This is an optimization exercise on Yosys and OpenROAD, whose aim is small area and a short achievable clock period, not a production implementation. The RTL was checked by simulation tests, not by an equivalence proof against the original design. Not every run is shown, and edits may drop behaviour that the tests do not exercise.

Run 1, register map, names as in the netlist:
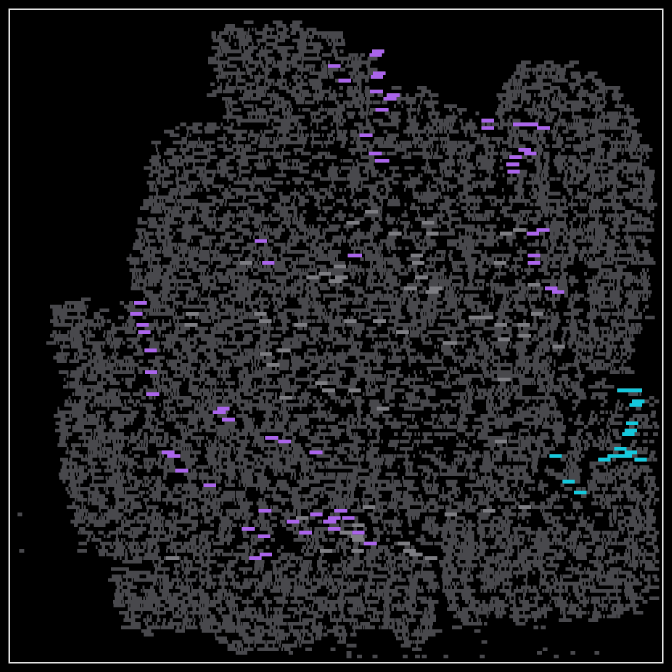
Run 1, metal layers overlaid:
Scale bar: 100 um.
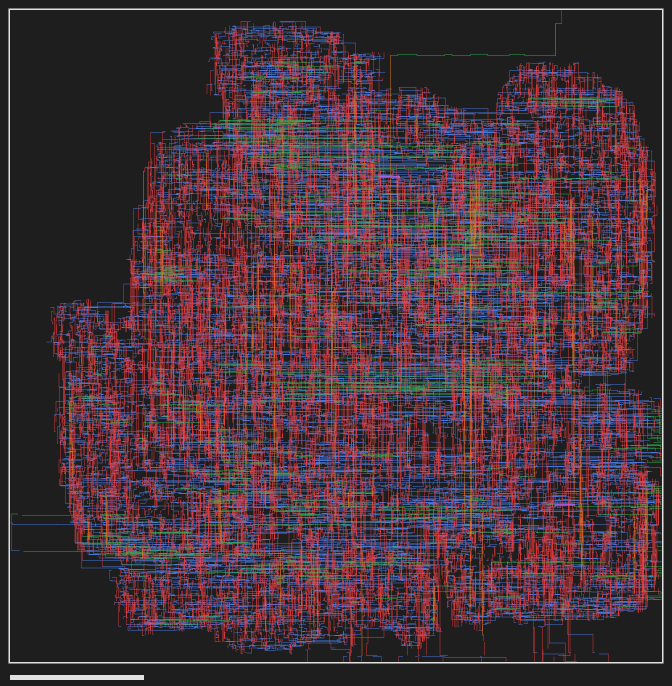
Run 1, routing congestion map:
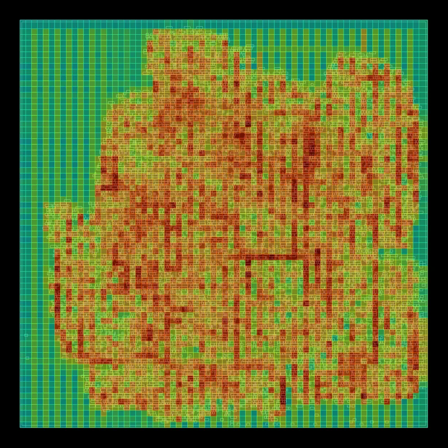
**flow/run.sh**
```bash
#!/bin/bash
# synth_recipe.tcl (not shown) runs the flow's synth.tcl, then flattens the netlist and writes it again
# the make line also repeats each setting of config.mk as NAME=value (left out here)
make -C /OpenROAD-flow-scripts/flow DESIGN_CONFIG=/design/flow/config.mk WORK_HOME=/design/flow/orfs CLKGATE_MAP_FILE= SYNTH_SCRIPT=/design/flow/synth_recipe.tcl finish
```
**flow/config.mk**
```make
export PLATFORM = sky130hd
export DESIGN_NAME = lms_filter
export DESIGN_NICKNAME = lms_filter
export VERILOG_FILES = /design/flow/design.v
export SDC_FILE = /design/flow/constraint.sdc
export NUM_CORES = 4
export LEC_CHECK = 0
export CAP_MARGIN = 20
export CORE_MARGIN = 2
export CORE_UTILIZATION = 40
export SLEW_MARGIN = 20
```
**flow/constraint.sdc**
```tcl
create_clock -name core_clock -period 26.0 [get_ports {clk}]
set_input_delay 5.2000 -clock core_clock [delete_from_list [all_inputs] [get_ports {clk}]]
set_output_delay 5.2000 -clock core_clock [all_outputs]
set_load 0.01 [all_outputs]
```
**flow/design.v**
```verilog
module data_memory (
    input clk,
    input reset,
    input [15:0] x_in,         
    output [15:0] x_out,       
    input en                  
);
    reg [15:0] data_reg;       
    always @(posedge clk or posedge reset) begin
        if (reset) begin
            data_reg <= 16'b0;
        end else if (en) begin
            data_reg <= x_in;
        end
    end
    assign x_out = data_reg;
endmodule
module coefficient_memory (
    input clk,
    input reset,
    input [15:0] w_in,          
    output [15:0] w_out,        
    input en_wr                 
);
    reg [15:0] coeff_reg;       
    always @(posedge clk or posedge reset) begin
        if (reset) begin
            coeff_reg <= 16'b0;
        end else if (en_wr) begin
            coeff_reg <= w_in;   
        end
    end
    assign w_out = coeff_reg;
endmodule
module mac_filter (
    input [15:0] x_in,          
    input [15:0] w_in,          
    input [31:0] mac_in,        
    output [31:0] mac_out       
);
    wire signed [31:0] prod = $signed(x_in) * $signed(w_in);
    assign mac_out = mac_in + prod;   
endmodule
module saturation_block (
    input [31:0] y_in,        
    output reg [15:0] y_out   
);
    wire [16:0] y_q15 = y_in[31:15];   
    always @(*) begin
        if (y_q15[16] != y_q15[15])
            y_out = y_q15[16] ? 16'h8000 : 16'h7fff;   
        else
            y_out = y_q15[15:0];   
    end
endmodule
module system_output (
    input [15:0] d_in,         
    input [15:0] y_in,         
    output [15:0] e_out        
);
    assign e_out = d_in - y_in;  
endmodule
module adaptation_block (
    input [15:0] e_in,         
    input [15:0] x_in,         
    input [15:0] w_in,         
    input [15:0] mu,           
    output [15:0] w_out        
);
    wire signed [31:0] mu_e = $signed({1'b0, mu}) * $signed(e_in);
    wire signed [15:0] step = mu_e[31:16];           
    wire signed [31:0] weight_update = step * $signed(x_in);
    assign w_out = w_in + weight_update[30:15];
endmodule
module lms_filter #(
    parameter TAPS = 4
) (
    input clk,
    input reset,
    input en,                  
    input [15:0] x_in,         
    input [15:0] d_in,         
    input [15:0] mu,           
    output [15:0] y_out,       
    output [15:0] e_out        
);
    wire [15:0] x_tap [0:TAPS];
    wire [15:0] w_tap [0:TAPS-1];
    wire [15:0] w_new [0:TAPS-1];
    wire [31:0] acc   [0:TAPS];
    wire [15:0] d_q;
    assign x_tap[0] = x_in;
    assign acc[0]   = 32'b0;
    data_memory u_d (.clk(clk), .reset(reset), .x_in(d_in), .x_out(d_q), .en(en));
    genvar k;
    generate
        for (k = 0; k < TAPS; k = k + 1) begin : tap
            data_memory u_x (
                .clk(clk), .reset(reset), .x_in(x_tap[k]), .x_out(x_tap[k+1]), .en(en)
            );
            coefficient_memory u_w (
                .clk(clk), .reset(reset), .w_in(w_new[k]), .w_out(w_tap[k]),
                .en_wr(en)
            );
            mac_filter u_mac (
                .x_in(x_tap[k+1]), .w_in(w_tap[k]), .mac_in(acc[k]), .mac_out(acc[k+1])
            );
            adaptation_block u_adapt (
                .e_in(e_out), .x_in(x_tap[k+1]), .w_in(w_tap[k]), .mu(mu), .w_out(w_new[k])
            );
        end
    endgenerate
    saturation_block u_sat (.y_in(acc[TAPS]), .y_out(y_out));
    system_output u_err (.d_in(d_q), .y_in(y_out), .e_out(e_out));
endmodule
```
==> impl_metrics.csv, run 1 <==
group,metric,value,unit
place,gp_congestion,0.9721,
setup_path,regToRegStartpoint,"tap[1].u_x.data_reg[2]",
setup_path,r2r_end,"tap[2].u_w.coeff_reg[15]",
clocking,cts_sinks,144,
logic_synthesis,ys_types,72,
place,portBuffers,82,
setup_path,worst-path-stages,104,
setup_path,arrival,25.58,ns
logic_synthesis,ys_ff_latch,144,
worst_hold_path,min_to,"u_d.data_reg[12]",
clocking,clockBufferDepth,2,
clocking,cts.clk_slew.worst_paths,0.09,ns
sta,tightest_slew,1.047,ns
clocking,cts-htree-levels,4,
detailed_routing,ant_nets,0,
grt,grtUsageTotal,24.73,%
worst_hold_path,min-delay-start,"u_d.data_reg[12]",
logic_synthesis,ys_seq_area_share,3.870,%
logic_synthesis,synth_enable_flop_cells,0,
setup_path,cpMostUsedCell,"fa_1",
detailed_routing,route.detailed.drc,0,
sta,period_minus_slack,25.14,ns
clocking,worstSkewPairLatency,0.56,ns
final_layout,syn_to_final_growth,8.377,%
worst_hold_path,hp-class,"flop to flop",
worst_hold_path,worstHoldPathCells,1,
run,maxCapViolations,0,
logic_synthesis,synth_commonest_cells,"inv_1 (2,717), fa_1 (2,438), nand2_1 (1,102)",
detailed_routing,vias,65410,
final_layout,nets,13190,
logic_synthesis,synth_cells,9858,
logic_synthesis,ys_warn_count,4,
logic_synthesis,synth_area_leaders,"fa_1 (52%), inv_1 (11%), ha_1 (10%), and2_1 (7.1%), nand2_1 (4.4%)",
setup_path,required,26.44,ns
setup_path,crit_start,"tap[1].u_x.data_reg[2]",
floorplanning,num_io_pins,83,
logic_synthesis,async_flop_share,100.0,%
floorplanning,die_w,486.5,um
logic_synthesis,ys_dominant_reg_cell,"dfrtp_1",
setup_path,timing.critical_path.to_type,"flop",
grt,grt_max_degree,92,
sta,drv_slew,0,
clocking,numCtsBuffers,17,
setup_path,setup.worst_path.end,"tap[2].u_w.coeff_reg[15]",
setup_path,rrSetupSlack,0.86,ns
sta,finalCritPeriodShare,96.69,%
setup_path,ff2ff_path_depth,104,
grt,antenna_found_initial,23,
sta,finalSetupTns,0,ns
setup_path,path_buf_inv,17,
setup_path,crit_type,"flop to flop",
grt,grt_pass1_vias,74240,
logic_synthesis,syn_area,93120,um^2
place,dp_hpwl,236200,um
logic_synthesis,synth_area_leader_cell,"fa_1",
outcome,status,"finished clean",
logic_synthesis,avgSynthCellArea,9.446,um^2
setup_path,cp_max_fo,29,
sta,fin_skew,0.02697,ns
detailed_routing,dr.pass1.iters,5,
detailed_routing,drt-initial-drc-count,4077,
setup_path,critical_path.max_stage_delay,0.82,ns
floorplanning,coreArea,232100,um^2
detailed_routing,wirelength,279100,um
clocking,cts-root-buf,"clkbuf_16",
grt,grt_pass1_wl,444000,um
logic_synthesis,yosysTopAreaCellShare,52.41,%
final_layout,drive_gt1_share,7.713,%
setup_path,start_kind,"flop",
floorplanning,die_h,486.5,um
clocking,cts_tree,"done",
sta,hold_violations,0,
floorplanning,num_rows,177,
setup_path,worst_path_max_delay_cell,"dfrtp_1",
clocking,postCtsHoldBufs,0,
sta,max_freq,0.03978,GHz
setup_path,path_delay_family,"adder cells",
sta,maxSlewHeadroom,30.21,%
floorplanning,dieArea,236700,um^2
detailed_routing,vias_per_cell,5.024,
sta,setup_viol,0,
floorplanning,initial_core_util,40.12,%
logic_synthesis,synthMostInstantiatedCell,"inv_1",
-- 'register map, names as in the netlist' (at the start) --
color	netlist name	sequential cells
purple	`tap.u_w.coeff_reg`	64
cyan	`u_d.data_reg`	16

-- 'metal layers overlaid' (at the start) --
color	layer	wire length
red	met2	136 mm
green	met3	17,600 um
purple	met5	27.6 um
orange	met4	6,890 um
blue	met1	119 mm

-- 'routing congestion map' (at the start) --
WL per Instance: 21.44 um
GRT busiest layer: met2
final core utilization: 43.48%

## run 1: logic make-up (layout without fill, tap and decap cells)
logic type,count (synthesis),in the layout,synth area share (%)
other,0,7,0
xor gates and xnor gates,264,264,2.545
adders and majority gates,3179,3179,62.37
and+or+nand+nor,2597,2597,14.10
muxes,129,129,1.555
DFF,144,144,3.870
AOI/OAI and AO/OA,400,400,2.871
buffers and inverters,3145,3257,12.69
## run 1: placed cells by master, fill, tap and decap left out, types with 68 or more instances in the layout
cell type / instances
dfrtp_1: 93
and2_1: 1057
buf_4: 388
nand2_1: 1101
clkdlybuf4s50_1: 81
fa_1: 2427
mux2_2: 125
inv_1: 2712
a21oi_1: 96
ha_1: 741
nor2_1: 136
xnor2_1: 189
nand2b_1: 68
## run 1: worst register-to-register path, delay by kind of cell, from the launching register on
kind,cells,cell delay (ns)
flops,1,0.82
buf+inv,17,1.77
xor+xnor,7,1.38
fa+ha+maj,28,12.28
simple gates,18,2.53
compound gates,34,6.23
## run 1: area by class of cell
| cell class | count | area [um^2] |
|---|---|---|
| sequential | 144 | 3675 |
| clock inverter | 15 | 148.9 |
| timing repair buffer | 507 | 4363 |
| clock buffer | 17 | 425.4 |
| inverter | 2718 | 10220 |
| antenna | 7 | 17.52 |
| fill | 22550 | 131200 |
| tap | 3043 | 3807 |
| multi-input combinational | 6569 | 78260 |
## run 1: repair_timing
action | 4_1_cts | 5_1_grt
setup endpoints to repair | 11 | 47
pin swaps | 1 | 24
buffers inserted | 5 | 43
gates resized for setup | 23 | 152
## run 1: per-layer routing
metal  share of wire (%)  track usage (%)
met4                 2.5            5.739
met3                 6.3            3.696
met5              0.0097                0
met1                  43            33.35
met2                  49            41.95
## run 1: through the flow
step / hold WS, ns / cells / instance area [um^2] / setup WS (ns)
4_1_cts: 0.5224 / 12970 / 100000 / 0.00005507
6_report: 0.5177 / 13020 / 100900 / 0.8603
5_1_grt: 0.5481 / 13010 / 100900 / -0.2451
2_1_floorplan: 0.4849 / 9858 / 93120 / 1.081
3_5_place_dp: 0.5046 / 12930 / 99340 / -0.4522
3_3_place_gp: 0.4989 / 12930 / 99340 / -0.3485
Run 1, clock network drawn from the DEF:
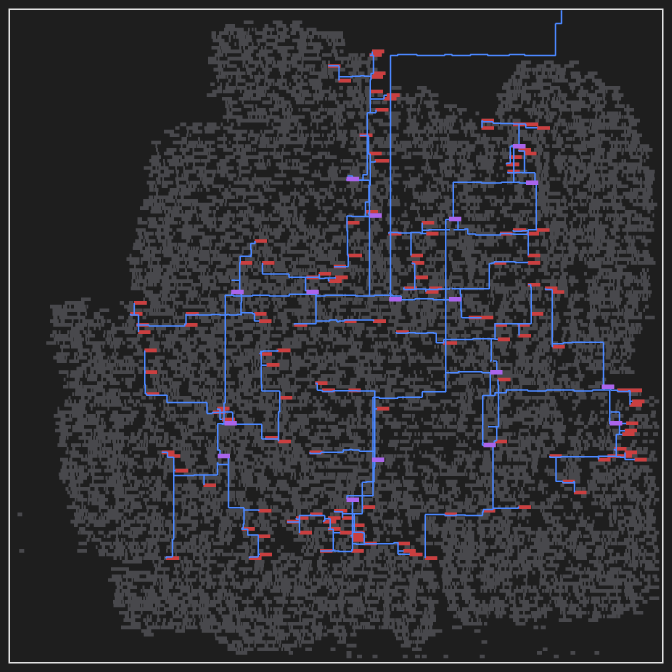

--- run 2: outline of the changes from run 1 ---
flow/design.v: 115 -> 4940 lines; modules unchanged: 0
  lms_filter: edited, 41 -> 4236 lines
  lms_fa: new, 7 lines
  lms_ha: new, 7 lines
  lms_add_acc: new, 100 lines
  lms_add_ens: new, 98 lines
  lms_add_mue: new, 100 lines
  lms_add_upd0: new, 98 lines
  lms_add_upd1: new, 98 lines
  lms_add_upd2: new, 98 lines
  lms_add_upd3: new, 98 lines
  removed: data_memory, coefficient_memory, mac_filter, saturation_block, system_output, adaptation_block
==> module lms_add_acc as of run 2 <==
module lms_add_acc (
    input [31:0] g, p,
    output [16:0] s
);
    wire n1720 = g[14] | (p[14] & g[13]);
    wire n1721 = p[14] & p[13];
    wire n1722 = g[12] | (p[12] & g[11]);
    wire n1723 = p[12] & p[11];
    wire n1724 = n1720 | (n1721 & n1722);
    wire n1725 = n1721 & n1723;
    wire n1726 = g[10] | (p[10] & g[9]);
    wire n1727 = p[10] & p[9];
    wire n1728 = g[8] | (p[8] & g[7]);
    wire n1729 = p[8] & p[7];
    wire n1730 = n1726 | (n1727 & n1728);
    wire n1731 = n1727 & n1729;
    wire n1732 = n1724 | (n1725 & n1730);
    wire n1733 = n1725 & n1731;
    wire n1734 = g[6] | (p[6] & g[5]);
    wire n1735 = p[6] & p[5];
    wire n1736 = g[4] | (p[4] & g[3]);
    wire n1737 = p[4] & p[3];
    wire n1738 = n1734 | (n1735 & n1736);
    wire n1739 = n1735 & n1737;
    wire n1740 = g[2] | (p[2] & g[1]);
    wire n1741 = p[2] & p[1];
    wire n1742 = n1740 | (n1741 & g[0]);
    wire n1743 = n1741 & p[0];
    wire n1744 = n1738 | (n1739 & n1742);
    wire n1745 = n1739 & n1743;
    wire n1746 = n1732 | (n1733 & n1744);
    wire n1747 = n1733 & n1745;
    wire n1748 = g[15] | (p[15] & n1746);
    wire n1749 = g[17] | (p[17] & g[16]);
    wire n1750 = p[17] & p[16];
    wire n1751 = g[19] | (p[19] & g[18]);
    wire n1752 = p[19] & p[18];
    wire n1753 = g[21] | (p[21] & g[20]);
    wire n1754 = p[21] & p[20];
    wire n1755 = g[23] | (p[23] & g[22]);
    wire n1756 = p[23] & p[22];
    wire n1757 = g[25] | (p[25] & g[24]);
    wire n1758 = p[25] & p[24];
    wire n1759 = g[27] | (p[27] & g[26]);
    wire n1760 = p[27] & p[26];
    wire n1761 = g[29] | (p[29] & g[28]);
    wire n1762 = p[29] & p[28];
    wire n1763 = g[16] | (p[16] & n1748);
    wire n1764 = n1749 | (n1750 & n1748);
    wire n1765 = g[20] | (p[20] & n1751);
    wire n1766 = p[20] & n1752;
    wire n1767 = n1753 | (n1754 & n1751);
    wire n1768 = n1754 & n1752;
    wire n1769 = g[24] | (p[24] & n1755);
    wire n1770 = p[24] & n1756;
    wire n1771 = n1757 | (n1758 & n1755);
    wire n1772 = n1758 & n1756;
    wire n1773 = g[28] | (p[28] & n1759);
    wire n1774 = p[28] & n1760;
    wire n1775 = n1761 | (n1762 & n1759);
    wire n1776 = n1762 & n1760;
    wire n1777 = g[18] | (p[18] & n1764);
    wire n1778 = n1751 | (n1752 & n1764);
    wire n1779 = n1765 | (n1766 & n1764);
    wire n1780 = n1767 | (n1768 & n1764);
    wire n1781 = g[26] | (p[26] & n1771);
    wire n1782 = p[26] & n1772;
    wire n1783 = n1759 | (n1760 & n1771);
    wire n1784 = n1760 & n1772;
    wire n1785 = n1773 | (n1774 & n1771);
    wire n1786 = n1774 & n1772;
    wire n1787 = n1775 | (n1776 & n1771);
    wire n1788 = n1776 & n1772;
    wire n1789 = g[22] | (p[22] & n1780);
    wire n1790 = n1755 | (n1756 & n1780);
    wire n1791 = n1769 | (n1770 & n1780);
    wire n1792 = n1771 | (n1772 & n1780);
    wire n1793 = n1781 | (n1782 & n1780);
    wire n1794 = n1783 | (n1784 & n1780);
    wire n1795 = n1785 | (n1786 & n1780);
    wire n1796 = n1787 | (n1788 & n1780);
    wire n1797 = g[30] | (p[30] & n1796);
    assign s[0] = p[15] ^ n1746;
    assign s[1] = p[16] ^ n1748;
    assign s[2] = p[17] ^ n1763;
    assign s[3] = p[18] ^ n1764;
    assign s[4] = p[19] ^ n1777;
    assign s[5] = p[20] ^ n1778;
    assign s[6] = p[21] ^ n1779;
    assign s[7] = p[22] ^ n1780;
    assign s[8] = p[23] ^ n1789;
    assign s[9] = p[24] ^ n1790;
    assign s[10] = p[25] ^ n1791;
    assign s[11] = p[26] ^ n1792;
    assign s[12] = p[27] ^ n1793;
    assign s[13] = p[28] ^ n1794;
    assign s[14] = p[29] ^ n1795;
    assign s[15] = p[30] ^ n1796;
    assign s[16] = p[31] ^ n1797;
endmodule
==> module lms_add_upd2 as of run 2 <==
module lms_add_upd2 (
    input [30:0] g, p,
    output [15:0] s
);
    wire n4088 = g[14] | (p[14] & g[13]);
    wire n4089 = p[14] & p[13];
    wire n4090 = g[12] | (p[12] & g[11]);
    wire n4091 = p[12] & p[11];
    wire n4092 = n4088 | (n4089 & n4090);
    wire n4093 = n4089 & n4091;
    wire n4094 = g[10] | (p[10] & g[9]);
    wire n4095 = p[10] & p[9];
    wire n4096 = g[8] | (p[8] & g[7]);
    wire n4097 = p[8] & p[7];
    wire n4098 = n4094 | (n4095 & n4096);
    wire n4099 = n4095 & n4097;
    wire n4100 = n4092 | (n4093 & n4098);
    wire n4101 = n4093 & n4099;
    wire n4102 = g[6] | (p[6] & g[5]);
    wire n4103 = p[6] & p[5];
    wire n4104 = g[4] | (p[4] & g[3]);
    wire n4105 = p[4] & p[3];
    wire n4106 = n4102 | (n4103 & n4104);
    wire n4107 = n4103 & n4105;
    wire n4108 = g[2] | (p[2] & g[1]);
    wire n4109 = p[2] & p[1];
    wire n4110 = n4108 | (n4109 & g[0]);
    wire n4111 = n4109 & p[0];
    wire n4112 = n4106 | (n4107 & n4110);
    wire n4113 = n4107 & n4111;
    wire n4114 = n4100 | (n4101 & n4112);
    wire n4115 = n4101 & n4113;
    wire n4116 = g[15] | (p[15] & n4114);
    wire n4117 = g[17] | (p[17] & g[16]);
    wire n4118 = p[17] & p[16];
    wire n4119 = g[19] | (p[19] & g[18]);
    wire n4120 = p[19] & p[18];
    wire n4121 = g[21] | (p[21] & g[20]);
    wire n4122 = p[21] & p[20];
    wire n4123 = g[23] | (p[23] & g[22]);
    wire n4124 = p[23] & p[22];
    wire n4125 = g[25] | (p[25] & g[24]);
    wire n4126 = p[25] & p[24];
    wire n4127 = g[27] | (p[27] & g[26]);
    wire n4128 = p[27] & p[26];
    wire n4129 = g[29] | (p[29] & g[28]);
    wire n4130 = p[29] & p[28];
    wire n4131 = g[16] | (p[16] & n4116);
    wire n4132 = n4117 | (n4118 & n4116);
    wire n4133 = g[20] | (p[20] & n4119);
    wire n4134 = p[20] & n4120;
    wire n4135 = n4121 | (n4122 & n4119);
    wire n4136 = n4122 & n4120;
    wire n4137 = g[24] | (p[24] & n4123);
    wire n4138 = p[24] & n4124;
    wire n4139 = n4125 | (n4126 & n4123);
    wire n4140 = n4126 & n4124;
    wire n4141 = g[28] | (p[28] & n4127);
    wire n4142 = p[28] & n4128;
    wire n4143 = n4129 | (n4130 & n4127);
    wire n4144 = n4130 & n4128;
    wire n4145 = g[18] | (p[18] & n4132);
    wire n4146 = n4119 | (n4120 & n4132);
    wire n4147 = n4133 | (n4134 & n4132);
    wire n4148 = n4135 | (n4136 & n4132);
    wire n4149 = g[26] | (p[26] & n4139);
    wire n4150 = p[26] & n4140;
    wire n4151 = n4127 | (n4128 & n4139);
    wire n4152 = n4128 & n4140;
    wire n4153 = n4141 | (n4142 & n4139);
    wire n4154 = n4142 & n4140;
    wire n4155 = n4143 | (n4144 & n4139);
    wire n4156 = n4144 & n4140;
    wire n4157 = g[22] | (p[22] & n4148);
    wire n4158 = n4123 | (n4124 & n4148);
    wire n4159 = n4137 | (n4138 & n4148);
    wire n4160 = n4139 | (n4140 & n4148);
    wire n4161 = n4149 | (n4150 & n4148);
    wire n4162 = n4151 | (n4152 & n4148);
    wire n4163 = n4153 | (n4154 & n4148);
    wire n4164 = n4155 | (n4156 & n4148);
    assign s[0] = p[15] ^ n4114;
    assign s[1] = p[16] ^ n4116;
    assign s[2] = p[17] ^ n4131;
    assign s[3] = p[18] ^ n4132;
    assign s[4] = p[19] ^ n4145;
    assign s[5] = p[20] ^ n4146;
    assign s[6] = p[21] ^ n4147;
    assign s[7] = p[22] ^ n4148;
    assign s[8] = p[23] ^ n4157;
    assign s[9] = p[24] ^ n4158;
    assign s[10] = p[25] ^ n4159;
    assign s[11] = p[26] ^ n4160;
    assign s[12] = p[27] ^ n4161;
    assign s[13] = p[28] ^ n4162;
    assign s[14] = p[29] ^ n4163;
    assign s[15] = p[30] ^ n4164;
endmodule
==> module lms_ha as of run 2 <==
module lms_ha (
    input a, b,
    output s, co
);
    assign s = a ^ b;
    assign co = a & b;
endmodule
==> module lms_add_upd0 as of run 2 <==
module lms_add_upd0 (
    input [30:0] g, p,
    output [15:0] s
);
    wire n3046 = g[14] | (p[14] & g[13]);
    wire n3047 = p[14] & p[13];
    wire n3048 = g[12] | (p[12] & g[11]);
    wire n3049 = p[12] & p[11];
    wire n3050 = n3046 | (n3047 & n3048);
    wire n3051 = n3047 & n3049;
    wire n3052 = g[10] | (p[10] & g[9]);
    wire n3053 = p[10] & p[9];
    wire n3054 = g[8] | (p[8] & g[7]);
    wire n3055 = p[8] & p[7];
    wire n3056 = n3052 | (n3053 & n3054);
    wire n3057 = n3053 & n3055;
    wire n3058 = n3050 | (n3051 & n3056);
    wire n3059 = n3051 & n3057;
    wire n3060 = g[6] | (p[6] & g[5]);
    wire n3061 = p[6] & p[5];
    wire n3062 = g[4] | (p[4] & g[3]);
    wire n3063 = p[4] & p[3];
    wire n3064 = n3060 | (n3061 & n3062);
    wire n3065 = n3061 & n3063;
    wire n3066 = g[2] | (p[2] & g[1]);
    wire n3067 = p[2] & p[1];
    wire n3068 = n3066 | (n3067 & g[0]);
    wire n3069 = n3067 & p[0];
    wire n3070 = n3064 | (n3065 & n3068);
    wire n3071 = n3065 & n3069;
    wire n3072 = n3058 | (n3059 & n3070);
    wire n3073 = n3059 & n3071;
    wire n3074 = g[15] | (p[15] & n3072);
    wire n3075 = g[17] | (p[17] & g[16]);
    wire n3076 = p[17] & p[16];
    wire n3077 = g[19] | (p[19] & g[18]);
    wire n3078 = p[19] & p[18];
    wire n3079 = g[21] | (p[21] & g[20]);
    wire n3080 = p[21] & p[20];
    wire n3081 = g[23] | (p[23] & g[22]);
    wire n3082 = p[23] & p[22];
    wire n3083 = g[25] | (p[25] & g[24]);
    wire n3084 = p[25] & p[24];
    wire n3085 = g[27] | (p[27] & g[26]);
    wire n3086 = p[27] & p[26];
    wire n3087 = g[29] | (p[29] & g[28]);
    wire n3088 = p[29] & p[28];
    wire n3089 = g[16] | (p[16] & n3074);
    wire n3090 = n3075 | (n3076 & n3074);
    wire n3091 = g[20] | (p[20] & n3077);
    wire n3092 = p[20] & n3078;
    wire n3093 = n3079 | (n3080 & n3077);
    wire n3094 = n3080 & n3078;
    wire n3095 = g[24] | (p[24] & n3081);
    wire n3096 = p[24] & n3082;
    wire n3097 = n3083 | (n3084 & n3081);
    wire n3098 = n3084 & n3082;
    wire n3099 = g[28] | (p[28] & n3085);
    wire n3100 = p[28] & n3086;
    wire n3101 = n3087 | (n3088 & n3085);
    wire n3102 = n3088 & n3086;
    wire n3103 = g[18] | (p[18] & n3090);
    wire n3104 = n3077 | (n3078 & n3090);
    wire n3105 = n3091 | (n3092 & n3090);
    wire n3106 = n3093 | (n3094 & n3090);
    wire n3107 = g[26] | (p[26] & n3097);
    wire n3108 = p[26] & n3098;
    wire n3109 = n3085 | (n3086 & n3097);
    wire n3110 = n3086 & n3098;
    wire n3111 = n3099 | (n3100 & n3097);
    wire n3112 = n3100 & n3098;
    wire n3113 = n3101 | (n3102 & n3097);
    wire n3114 = n3102 & n3098;
    wire n3115 = g[22] | (p[22] & n3106);
    wire n3116 = n3081 | (n3082 & n3106);
    wire n3117 = n3095 | (n3096 & n3106);
    wire n3118 = n3097 | (n3098 & n3106);
    wire n3119 = n3107 | (n3108 & n3106);
    wire n3120 = n3109 | (n3110 & n3106);
    wire n3121 = n3111 | (n3112 & n3106);
    wire n3122 = n3113 | (n3114 & n3106);
    assign s[0] = p[15] ^ n3072;
    assign s[1] = p[16] ^ n3074;
    assign s[2] = p[17] ^ n3089;
    assign s[3] = p[18] ^ n3090;
    assign s[4] = p[19] ^ n3103;
    assign s[5] = p[20] ^ n3104;
    assign s[6] = p[21] ^ n3105;
    assign s[7] = p[22] ^ n3106;
    assign s[8] = p[23] ^ n3115;
    assign s[9] = p[24] ^ n3116;
    assign s[10] = p[25] ^ n3117;
    assign s[11] = p[26] ^ n3118;
    assign s[12] = p[27] ^ n3119;
    assign s[13] = p[28] ^ n3120;
    assign s[14] = p[29] ^ n3121;
    assign s[15] = p[30] ^ n3122;
endmodule
==> module lms_add_mue as of run 2 <==
module lms_add_mue (
    input [31:0] g, p,
    output [15:0] s
);
    wire n2523 = g[15] | (p[15] & g[14]);
    wire n2524 = p[15] & p[14];
    wire n2525 = g[13] | (p[13] & g[12]);
    wire n2526 = p[13] & p[12];
    wire n2527 = n2523 | (n2524 & n2525);
    wire n2528 = n2524 & n2526;
    wire n2529 = g[11] | (p[11] & g[10]);
    wire n2530 = p[11] & p[10];
    wire n2531 = g[9] | (p[9] & g[8]);
    wire n2532 = p[9] & p[8];
    wire n2533 = n2529 | (n2530 & n2531);
    wire n2534 = n2530 & n2532;
    wire n2535 = n2527 | (n2528 & n2533);
    wire n2536 = n2528 & n2534;
    wire n2537 = g[7] | (p[7] & g[6]);
    wire n2538 = p[7] & p[6];
    wire n2539 = g[5] | (p[5] & g[4]);
    wire n2540 = p[5] & p[4];
    wire n2541 = n2537 | (n2538 & n2539);
    wire n2542 = n2538 & n2540;
    wire n2543 = g[3] | (p[3] & g[2]);
    wire n2544 = p[3] & p[2];
    wire n2545 = g[1] | (p[1] & g[0]);
    wire n2546 = p[1] & p[0];
    wire n2547 = n2543 | (n2544 & n2545);
    wire n2548 = n2544 & n2546;
    wire n2549 = n2541 | (n2542 & n2547);
    wire n2550 = n2542 & n2548;
    wire n2551 = n2535 | (n2536 & n2549);
    wire n2552 = n2536 & n2550;
    wire n2553 = g[16] | (p[16] & n2551);
    wire n2554 = g[18] | (p[18] & g[17]);
    wire n2555 = p[18] & p[17];
    wire n2556 = g[20] | (p[20] & g[19]);
    wire n2557 = p[20] & p[19];
    wire n2558 = g[22] | (p[22] & g[21]);
    wire n2559 = p[22] & p[21];
    wire n2560 = g[24] | (p[24] & g[23]);
    wire n2561 = p[24] & p[23];
    wire n2562 = g[26] | (p[26] & g[25]);
    wire n2563 = p[26] & p[25];
    wire n2564 = g[28] | (p[28] & g[27]);
    wire n2565 = p[28] & p[27];
    wire n2566 = g[30] | (p[30] & g[29]);
    wire n2567 = p[30] & p[29];
    wire n2568 = g[17] | (p[17] & n2553);
    wire n2569 = n2554 | (n2555 & n2553);
    wire n2570 = g[21] | (p[21] & n2556);
    wire n2571 = p[21] & n2557;
    wire n2572 = n2558 | (n2559 & n2556);
    wire n2573 = n2559 & n2557;
    wire n2574 = g[25] | (p[25] & n2560);
    wire n2575 = p[25] & n2561;
    wire n2576 = n2562 | (n2563 & n2560);
    wire n2577 = n2563 & n2561;
    wire n2578 = g[29] | (p[29] & n2564);
    wire n2579 = p[29] & n2565;
    wire n2580 = n2566 | (n2567 & n2564);
    wire n2581 = n2567 & n2565;
    wire n2582 = g[19] | (p[19] & n2569);
    wire n2583 = n2556 | (n2557 & n2569);
    wire n2584 = n2570 | (n2571 & n2569);
    wire n2585 = n2572 | (n2573 & n2569);
    wire n2586 = g[27] | (p[27] & n2576);
    wire n2587 = p[27] & n2577;
    wire n2588 = n2564 | (n2565 & n2576);
    wire n2589 = n2565 & n2577;
    wire n2590 = n2578 | (n2579 & n2576);
    wire n2591 = n2579 & n2577;
    wire n2592 = n2580 | (n2581 & n2576);
    wire n2593 = n2581 & n2577;
    wire n2594 = g[23] | (p[23] & n2585);
    wire n2595 = n2560 | (n2561 & n2585);
    wire n2596 = n2574 | (n2575 & n2585);
    wire n2597 = n2576 | (n2577 & n2585);
    wire n2598 = n2586 | (n2587 & n2585);
    wire n2599 = n2588 | (n2589 & n2585);
    wire n2600 = n2590 | (n2591 & n2585);
    wire n2601 = n2592 | (n2593 & n2585);
    assign s[0] = p[16] ^ n2551;
    assign s[1] = p[17] ^ n2553;
    assign s[2] = p[18] ^ n2568;
    assign s[3] = p[19] ^ n2569;
    assign s[4] = p[20] ^ n2582;
    assign s[5] = p[21] ^ n2583;
    assign s[6] = p[22] ^ n2584;
    assign s[7] = p[23] ^ n2585;
    assign s[8] = p[24] ^ n2594;
    assign s[9] = p[25] ^ n2595;
    assign s[10] = p[26] ^ n2596;
    assign s[11] = p[27] ^ n2597;
    assign s[12] = p[28] ^ n2598;
    assign s[13] = p[29] ^ n2599;
    assign s[14] = p[30] ^ n2600;
    assign s[15] = p[31] ^ n2601;
endmodule
==> module lms_fa as of run 2 <==
module lms_fa (
    input a, b, c,
    output s, co
);
    assign s = a ^ b ^ c;
    assign co = (a & b) | (a & c) | (b & c);
endmodule
==> flow/flow/run.sh (new file) <==
#!/bin/bash
set -euo pipefail
MARGIN=$(tr -d ' \n' < flow/setup_margin)
bash standard.sh SETUP_SLACK_MARGIN="$MARGIN" finish > flow_make.log 2>&1
==> flow/flow/setup_margin (new file) <==
10
==> flow/standard.sh (new file) <==
#!/bin/bash
# synth_recipe.tcl (not shown) runs the flow's synth.tcl, then flattens the netlist and writes it again
# the make line also repeats each setting of config.mk as NAME=value (left out here)
make -C /OpenROAD-flow-scripts/flow DESIGN_CONFIG=/design/flow/config.mk WORK_HOME=/design/flow/orfs CLKGATE_MAP_FILE= SYNTH_SCRIPT=/design/flow/synth_recipe.tcl "${@:-finish}"
--- a/flow/config.mk
+++ b/flow/config.mk
@@ -6,6 +6,8 @@
 export NUM_CORES = 4
 export LEC_CHECK = 0
+export ABC_AREA = 1
 export CAP_MARGIN = 20
 export CORE_MARGIN = 2
-export CORE_UTILIZATION = 40
+export CORE_UTILIZATION = 45
 export SLEW_MARGIN = 20
+export SYNTH_HIERARCHICAL = 1
removed: flow/run.sh
Run 2, clock network drawn from the DEF:
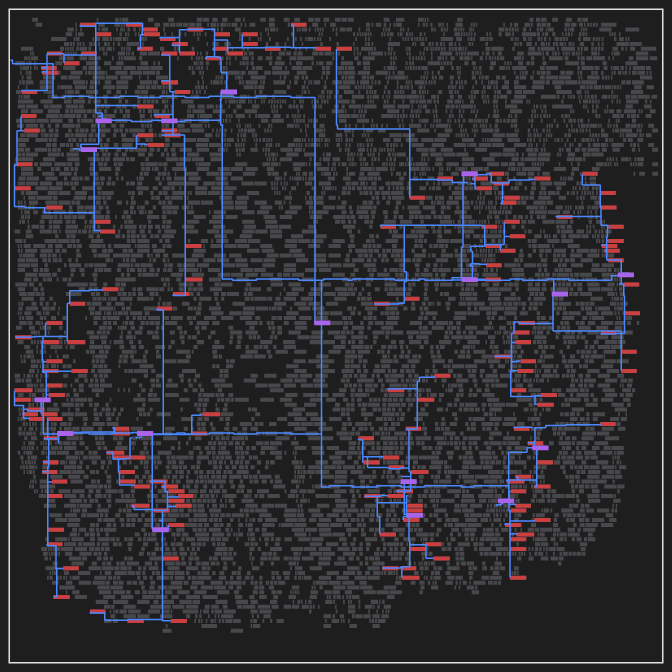
[purple] cells driving clock nets | count: 17
[red] flip-flops | count: 176
[blue] clock wires | length: 4,250 um
flops lie	widely spread
routed clock nets	18

Run 2, routing congestion map:
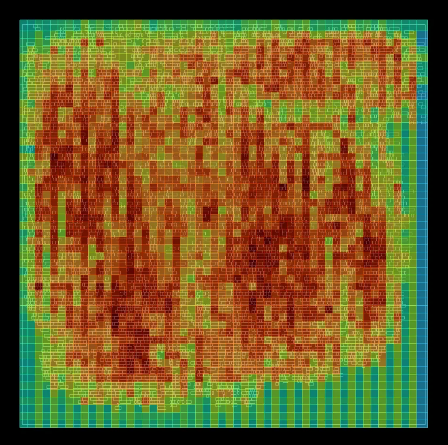
WL per Instance: 28.74 um
routing usage on met2: 53.80%

==> impl_metrics.csv, run 2 <==
group,metric,value,unit
outcome,status,"finished clean",
clocking,cts.clk_slew.worst_paths,0.09,ns
place,placed_area,61760,um^2
final_layout,nets,8395,
detailed_routing,drt-initial-drc-count,6709,
clocking,numCtsBuffers,17,
detailed_routing,vias,54490,
logic_synthesis,synth_cells,6899,
floorplanning,num_io_pins,83,
sta,period_minus_slack,16.08,ns
grt,grtUsageTotal,36.38,%
final_layout,fillerInstances,12290,
clocking,cts-htree-levels,4,
clocking,worstSkewPairLatency,0.57,ns
final_layout,final_cell_mix,"xor2_1 (1,094), nand2_1 (1,045), fa_1 (1,002), o22ai_1 (928), inv_1 (417)",
final_layout,multi_input_area,52970,um^2
floorplanning,die_w,368.7,um
clocking,cts_sinks,176,
grt,grt_pass1_wl,366300,um
sta,finalSetupTns,0,ns
place,dp_hpwl,175500,um
logic_synthesis,ys_warn_count,7,
floorplanning,num_rows,133,
detailed_routing,wirelength,249500,um
detailed_routing,route.detailed.drc,0,
floorplanning,coreArea,131800,um^2
clocking,postCtsHoldBufs,0,
sta,tightest_slew,1.125,ns
grt,antenna_found_initial,3,
clocking,cts-root-buf,"clkbuf_16",
setup_path,arrival,16.58,ns
final_layout,register_area,4531,um^2
final_layout,syn_to_final_growth,14.42,%
sta,max_freq,0.06218,GHz
sta,hold_violations,0,
place,gp_congestion,0.9901,
setup_path,cpMostUsedCell,"nand2_2",
floorplanning,initial_core_util,45.41,%
floorplanning,die_h,368.7,um
sta,drv_slew,0,
final_layout,instances_no_fill,8680,
final_layout,fin_util,51.96,%
setup_path,start_kind,"flop",
sta,fin_skew,0.02147,ns
setup_path,cp_max_fo,8,
sta,maxSlewHeadroom,24.22,%
worst_hold_path,hp-class,"flop to flop",
detailed_routing,ant_nets,0,
setup_path,required,26.50,ns
grt,grt-ovfl-total,0,
final_layout,postLayoutCellArea,68480,um^2
detailed_routing,vias_per_cell,6.277,
detailed_routing,dr.pass1.iters,8,
floorplanning,dieArea,135900,um^2
sta,finalCritPeriodShare,61.86,%
run,maxCapViolations,0,
logic_synthesis,avgSynthCellArea,8.675,um^2
grt,grt_max_degree,88,
sta,rsz0062_at_grt,"true",
setup_path,worst_path_max_delay_cell,"fa_1",
place,dp_cells,8321,
setup_path,crit_type,"flop to flop",
setup_path,critical_path.max_stage_delay,0.66,ns
final_layout,final_common_cell,"xor2_1",
clocking,cts_tree,"done",
logic_synthesis,syn_area,59850,um^2
final_layout,drive_gt1_share,16.57,%
setup_path,timing.critical_path.to_type,"flop",
sta,setup_viol,0,
grt,grt_pass1_vias,55020,
place,portBuffers,82,
clocking,clockBufferDepth,2,
-- run 2: changes by cell type in the layout (fill, tap and decap cells not counted), sizes merged, moves of 98 or more --
cell,previous run,this run
mux2,125,0
inv,2722,475
xnor2,209,22
xor2,53,1127
o21ai,60,188
ha,741,385
o22ai,0,978
nand2,1103,1201
and2,1059,0
nand3,18,273
fa,2438,1050
-- run 2: final cells by class --
cell class	count	share of cell area, %
clock buffer	17	0.6212
inverter	559	3.612
timing repair buffer	556	8.264
antenna	3	0.01096
tap	1755	3.207
multi-input combinational	5595	77.35
sequential	176	6.616
clock inverter	15	0.2832
timing repair inverter	4	0.03837
-- run 2: final timing paths --
kind	from	slack, ns	cells past startpoint	to
worst max-delay path	w1[1]	9.92	85	w1[12]
worst min-delay path	xd2[1]	0.54	2	xd3[1]
worst max register to register	w1[1]	9.92	85	w1[12]
worst min register to register	xd2[1]	0.54	2	xd3[1]
max in group asynchronous	reset	18.77	4	xd3[2]
min in group asynchronous	reset	5.11	2	w0[10]
-- run 2: what timing repair did --
item	4_1_cts	5_1_grt
endpoints found under the setup margin	64	64
buffers inserted	258	49
pin swaps	109	156
resized for setup	460	314
cloned	14	3
-- run 2: critical path: cells and delay by family (launching register included) --
kind / cells / cell delay (ns)
AO/OA/AOI/OAI: 5 / 1.06
XOR/XNOR: 4 / 0.77
AND/OR/NAND/NOR: 38 / 2.80
buffers and inverters: 15 / 1.99
flip-flops: 1 / 0.40
adder cells (fa/ha/maj): 23 / 8.91
-- run 2: through the flow --
step | setup WS, ns | hold WS, ns
6_report | 9.917 | 0.5368
3_5_place_dp | 7.599 | 0.4984
5_1_grt | 9.390 | 0.5593
3_3_place_gp | 7.709 | 0.4936
4_1_cts | 9.961 | 0.5177
2_1_floorplan | 10.84 | 0.4530
-- run 2: metal layers --
metal  GRT usage (%)  routed length (um)
met1           48.70               95910
met2           53.80              106300
met3           10.40               31740
met4           18.08               15480
met5               0                  24

what the ideal ports hide:
No port has a modelled driver above. Below, the same layouts with a new extraction and two added sets of constraints. Step 1 (the two cells are an assumption about what drives the block):
set clk [get_ports {clk}]
set_driving_cell -lib_cell sky130_fd_sc_hd__clkbuf_16 $clk
set_driving_cell -lib_cell sky130_fd_sc_hd__buf_2 [delete_from_list [all_inputs] $clk]
Step 2 moves the port delays by t, midway between the first and last clock arrival at a register: inputs arrive t later, outputs are due t later. That takes back most of the time a late clock gives input paths. Slacks: no drivers / after step 1 / after step 2; pairs: no drivers / after step 1.
| run | t (ns) | setup slack, ns | latest minus earliest clock arrival (ns) | slew at the worst register clock pin (ns) |
|---|---|---|---|---|
| run 1 | 0.623 | 0.860 / 0.860 / 0.860 | 0.027 / 0.027 | 0.09 / 0.09 |
| run 2 | 0.637 | 9.917 / 9.917 / 9.655 | 0.025 / 0.025 | 0.09 / 0.09 |
After both steps setup and hold are still met in every run listed. The setup slack of run 2, which loses most, moves by 0.000 ns with the drivers and by -0.262 ns with both steps.
